This is an optimization exercise on Yosys and OpenROAD, whose aim is small area and a short achievable clock period, not a production implementation. In this exercise RTL edits were held to simulation tests only and were not proved equivalent to the original. Power and IR drop assume default switching activity.

==> design.v <==
module counter(out,data,load,reset,clk);
parameter n=939;
output[n-1:0] out;
input[n-1:0] data;
input load,clk,reset;
reg[n-1:0] out;
always @(posedge clk or negedge reset)            
      begin
        if(!reset)  	out=0;     
        else  if(!load) out=data;	   
        else	 	out=out+1;	   
     end
endmodule
==> run.sh <==
#!/bin/bash
# synth_recipe.tcl (not shown) runs the flow's synth.tcl, then flattens the netlist and writes it again
# the make line also repeats each setting of config.mk as NAME=value (left out here)
make -C /OpenROAD-flow-scripts/flow DESIGN_CONFIG=/design/flow/config.mk WORK_HOME=/design/flow/orfs CLKGATE_MAP_FILE= SYNTH_SCRIPT=/design/flow/synth_recipe.tcl finish
==> config.mk <==
export PLATFORM = sky130hd
export DESIGN_NAME = counter
export DESIGN_NICKNAME = counter
export VERILOG_FILES = /design/flow/design.v
export SDC_FILE = /design/flow/constraint.sdc
export NUM_CORES = 4
export LEC_CHECK = 0
export CAP_MARGIN = 40
export CORE_AREA = 6 6 674 674
export DIE_AREA = 0 0 680 680
export PLACE_DENSITY = 0.55
export SLEW_MARGIN = 40
==> constraint.sdc <==
create_clock -name core_clock -period 7.0 [get_ports {clk}]
set_input_delay 1.4000 -clock core_clock [delete_from_list [all_inputs] [get_ports {clk}]]
set_output_delay 1.4000 -clock core_clock [all_outputs]
set_load 0.01 [all_outputs]
Figure 1. Cells coloured by class.
Fill, decap, tap and diode cells in grey.
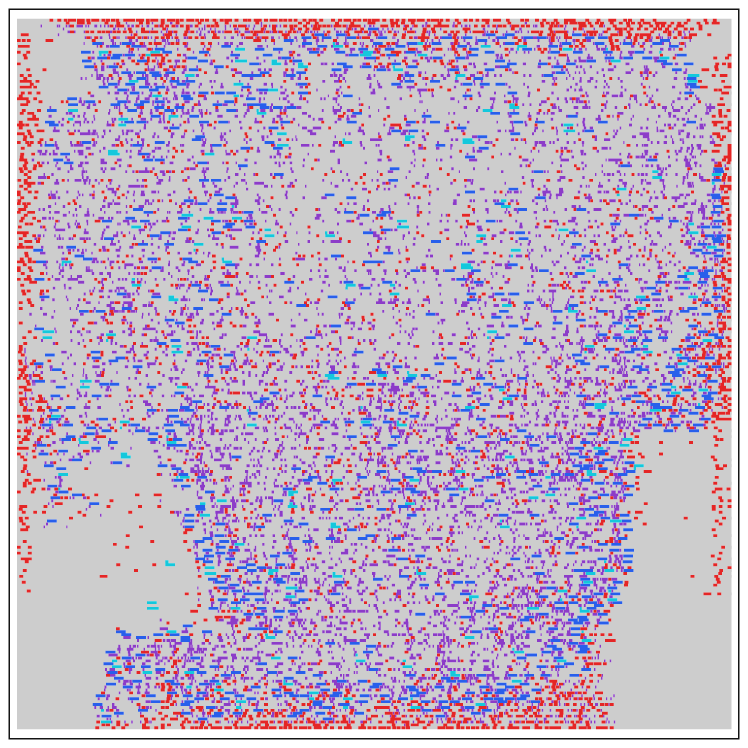
legend:
  remaining buffers and delay cells:
    colour: red
    cells: 3181
    share_of_their_area: 27%
  clock drivers and dummy loads:
    colour: cyan
    cells: 271
    share_of_their_area: 4.9%
  sequential cells:
    colour: blue
    cells: 939
    share_of_their_area: 22%
  combinational and other logic:
    colour: purple
    cells: 8288
    share_of_their_area: 46%

Figure 2. Placed standard cells.
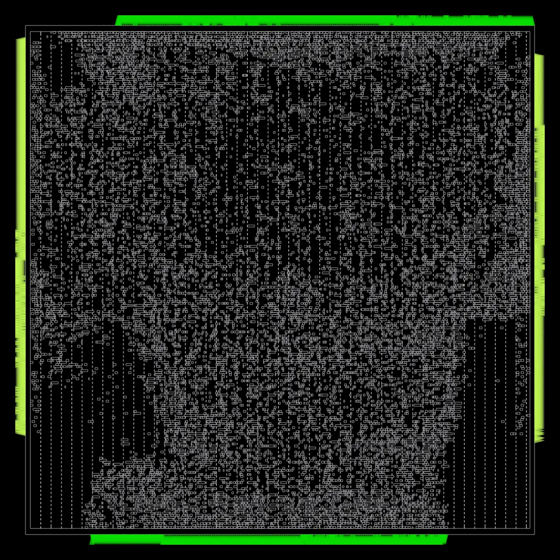
fin cells: 18700
FFs & Latches: 939
fin util: 25.9%
TAP cells: 5904
core area: 0.443 sq mm

==> impl_metrics.yaml <==
final_layout:
  n_fill_cell: 49200
  final_cell_mix: "1874 x clkdlybuf4s50_1, 1465 x nor2_1, 1260 x buf_4, 930 x nand4_1, 924 x dfrtp_1"
  sh_seq_area_pct: 20.5
  n_antenna_cell: 149
  buf_share_pct: 25.3
  multi_input_area_share_pct: 42.4
route:
  via_count: 118000
  routed_via_density: 6.27
  m1WireLength_um: 481000
  wl_met2_um: 421000
  drtIter0Drc: 23300
  drt_pass1_iterations: 9
power:
  pg_seq_uw: 7480
  power_leader: "clock"
  seqPwrFrac_pct: 32.6
  p_switching_uw: 9810
floorplanning:
  die_h_um: 680
  start_util_pct: 16.1
  die_area_sq_mm: 0.462
  ios: 1881
  dieWidth_um: 680
sta:
  fmax_mhz: 171
  fin_hold_ws_ns: 0.396
  finalCritPeriodShare_pct: 83.8
  rsz0062_at_grt: "false"
  setup_viol: 0
  worst_pin_slew_ns: 1.09
worst_setup_path:
  path_delay_family: "simple AND/OR/NAND/NOR gates"
  critPathCaptureType: "flip-flop"
  cp_num_buf_inv: 2
  critPathArrivalTime_ns: 6.64
  max_stage_delay_ns: 1.03
global_route:
  grt_max_degree: 200
  grt_pass1_wl_um: 1420000
  grt-ovfl-total: 0
placed_design:
  io_buffer_count: 1880
  post-place-ws_ns: 1.69
logic_synthesis:
  synth_top_family_by_area: "simple AND/OR/NAND/NOR gates"
  synthMuxAreaShare_pct: 0.0473
  synth_simple_gate_area_share_pct: 45.9
  post_synth_xor_area_fraction_pct: 11.1
  synth_compound_area_share_pct: 6.87
  synth_fa_ha_area_share_pct: 0.0175
  ys_warn_count: 1
  ys_seq_elements: 939
  async_flop_share_pct: 100
min_path:
  hold_class: "input port to async pin"
run_status:
  status: "complete, no violations"
cts:
  cts-resized-gates: 0
Figure 3. Local utilization.
The die is cut into 34 by 34 equal tiles; dark blue is low, red is high, 0 to 100% covered.
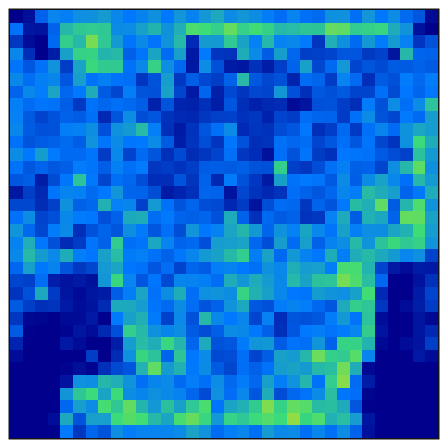
mean over tiles: 23%
nearly empty tiles: 8.3%
fullest tile: 61%
emptiest ninth of the die: bottom left

Figure 4. Routed clock nets over the placement.
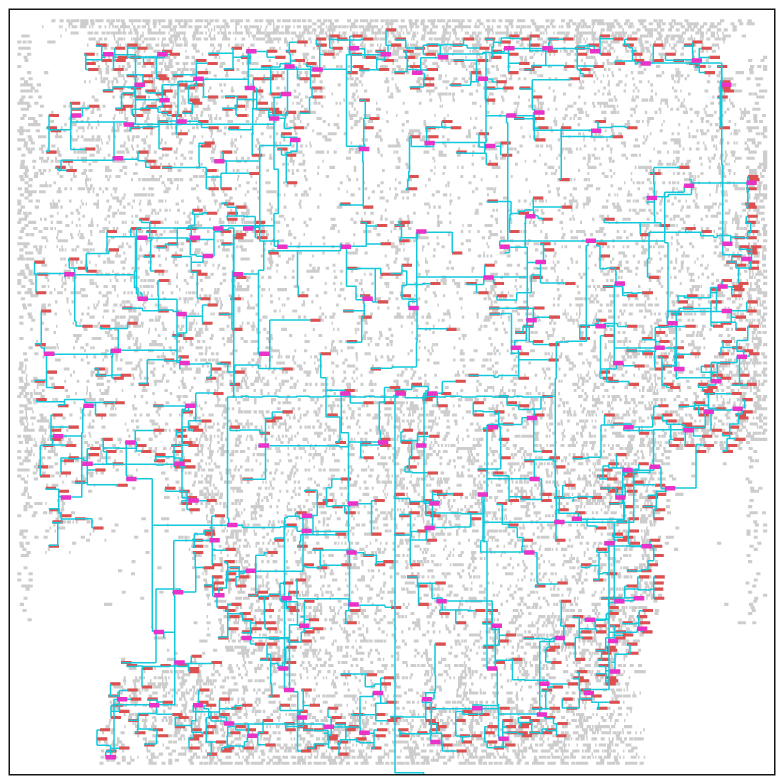
legend:
  clock wires:
    colour: cyan
    length: 24.0 mm
  flip-flops:
    colour: red
    count: 939
  clock drivers:
    colour: magenta
    count: 152
flops lie: spread over the die
routed clock nets: 153
Clk Latency, worst-skew pair: 0.97 ns
Clk network pwr share: 38.3%
Clock Skew: 0.0910 ns
Clk power: 8790 uW

## re-timing with driven ports
Ports are ideal in the flow. The routed layout listed here was re-timed in OpenROAD. Step 1, drivers: a clkbuf_16 drives clk and a buf_2 each remaining input, both assumed. Step 2 times the ports against the registers' clock, not the clock port: input delays grow and output delays shrink by t, the midpoint of the rising clock arrivals with the driver on. Three values: ideal, step 1, step 2; two values: the first two.
t, ns: 1.010
slack for setup (ns): 1.137 / 1.137 / 1.137
hold WS [ns]: 0.396 / 0.375 / 0.573
worst setup path after step 2: register to register
worst slew at a driven data input, ns: 0.36
After both steps setup and hold are still met in this run. The setup slack of this run moves by 0.000 ns with the drivers and by 0.000 ns with both steps.
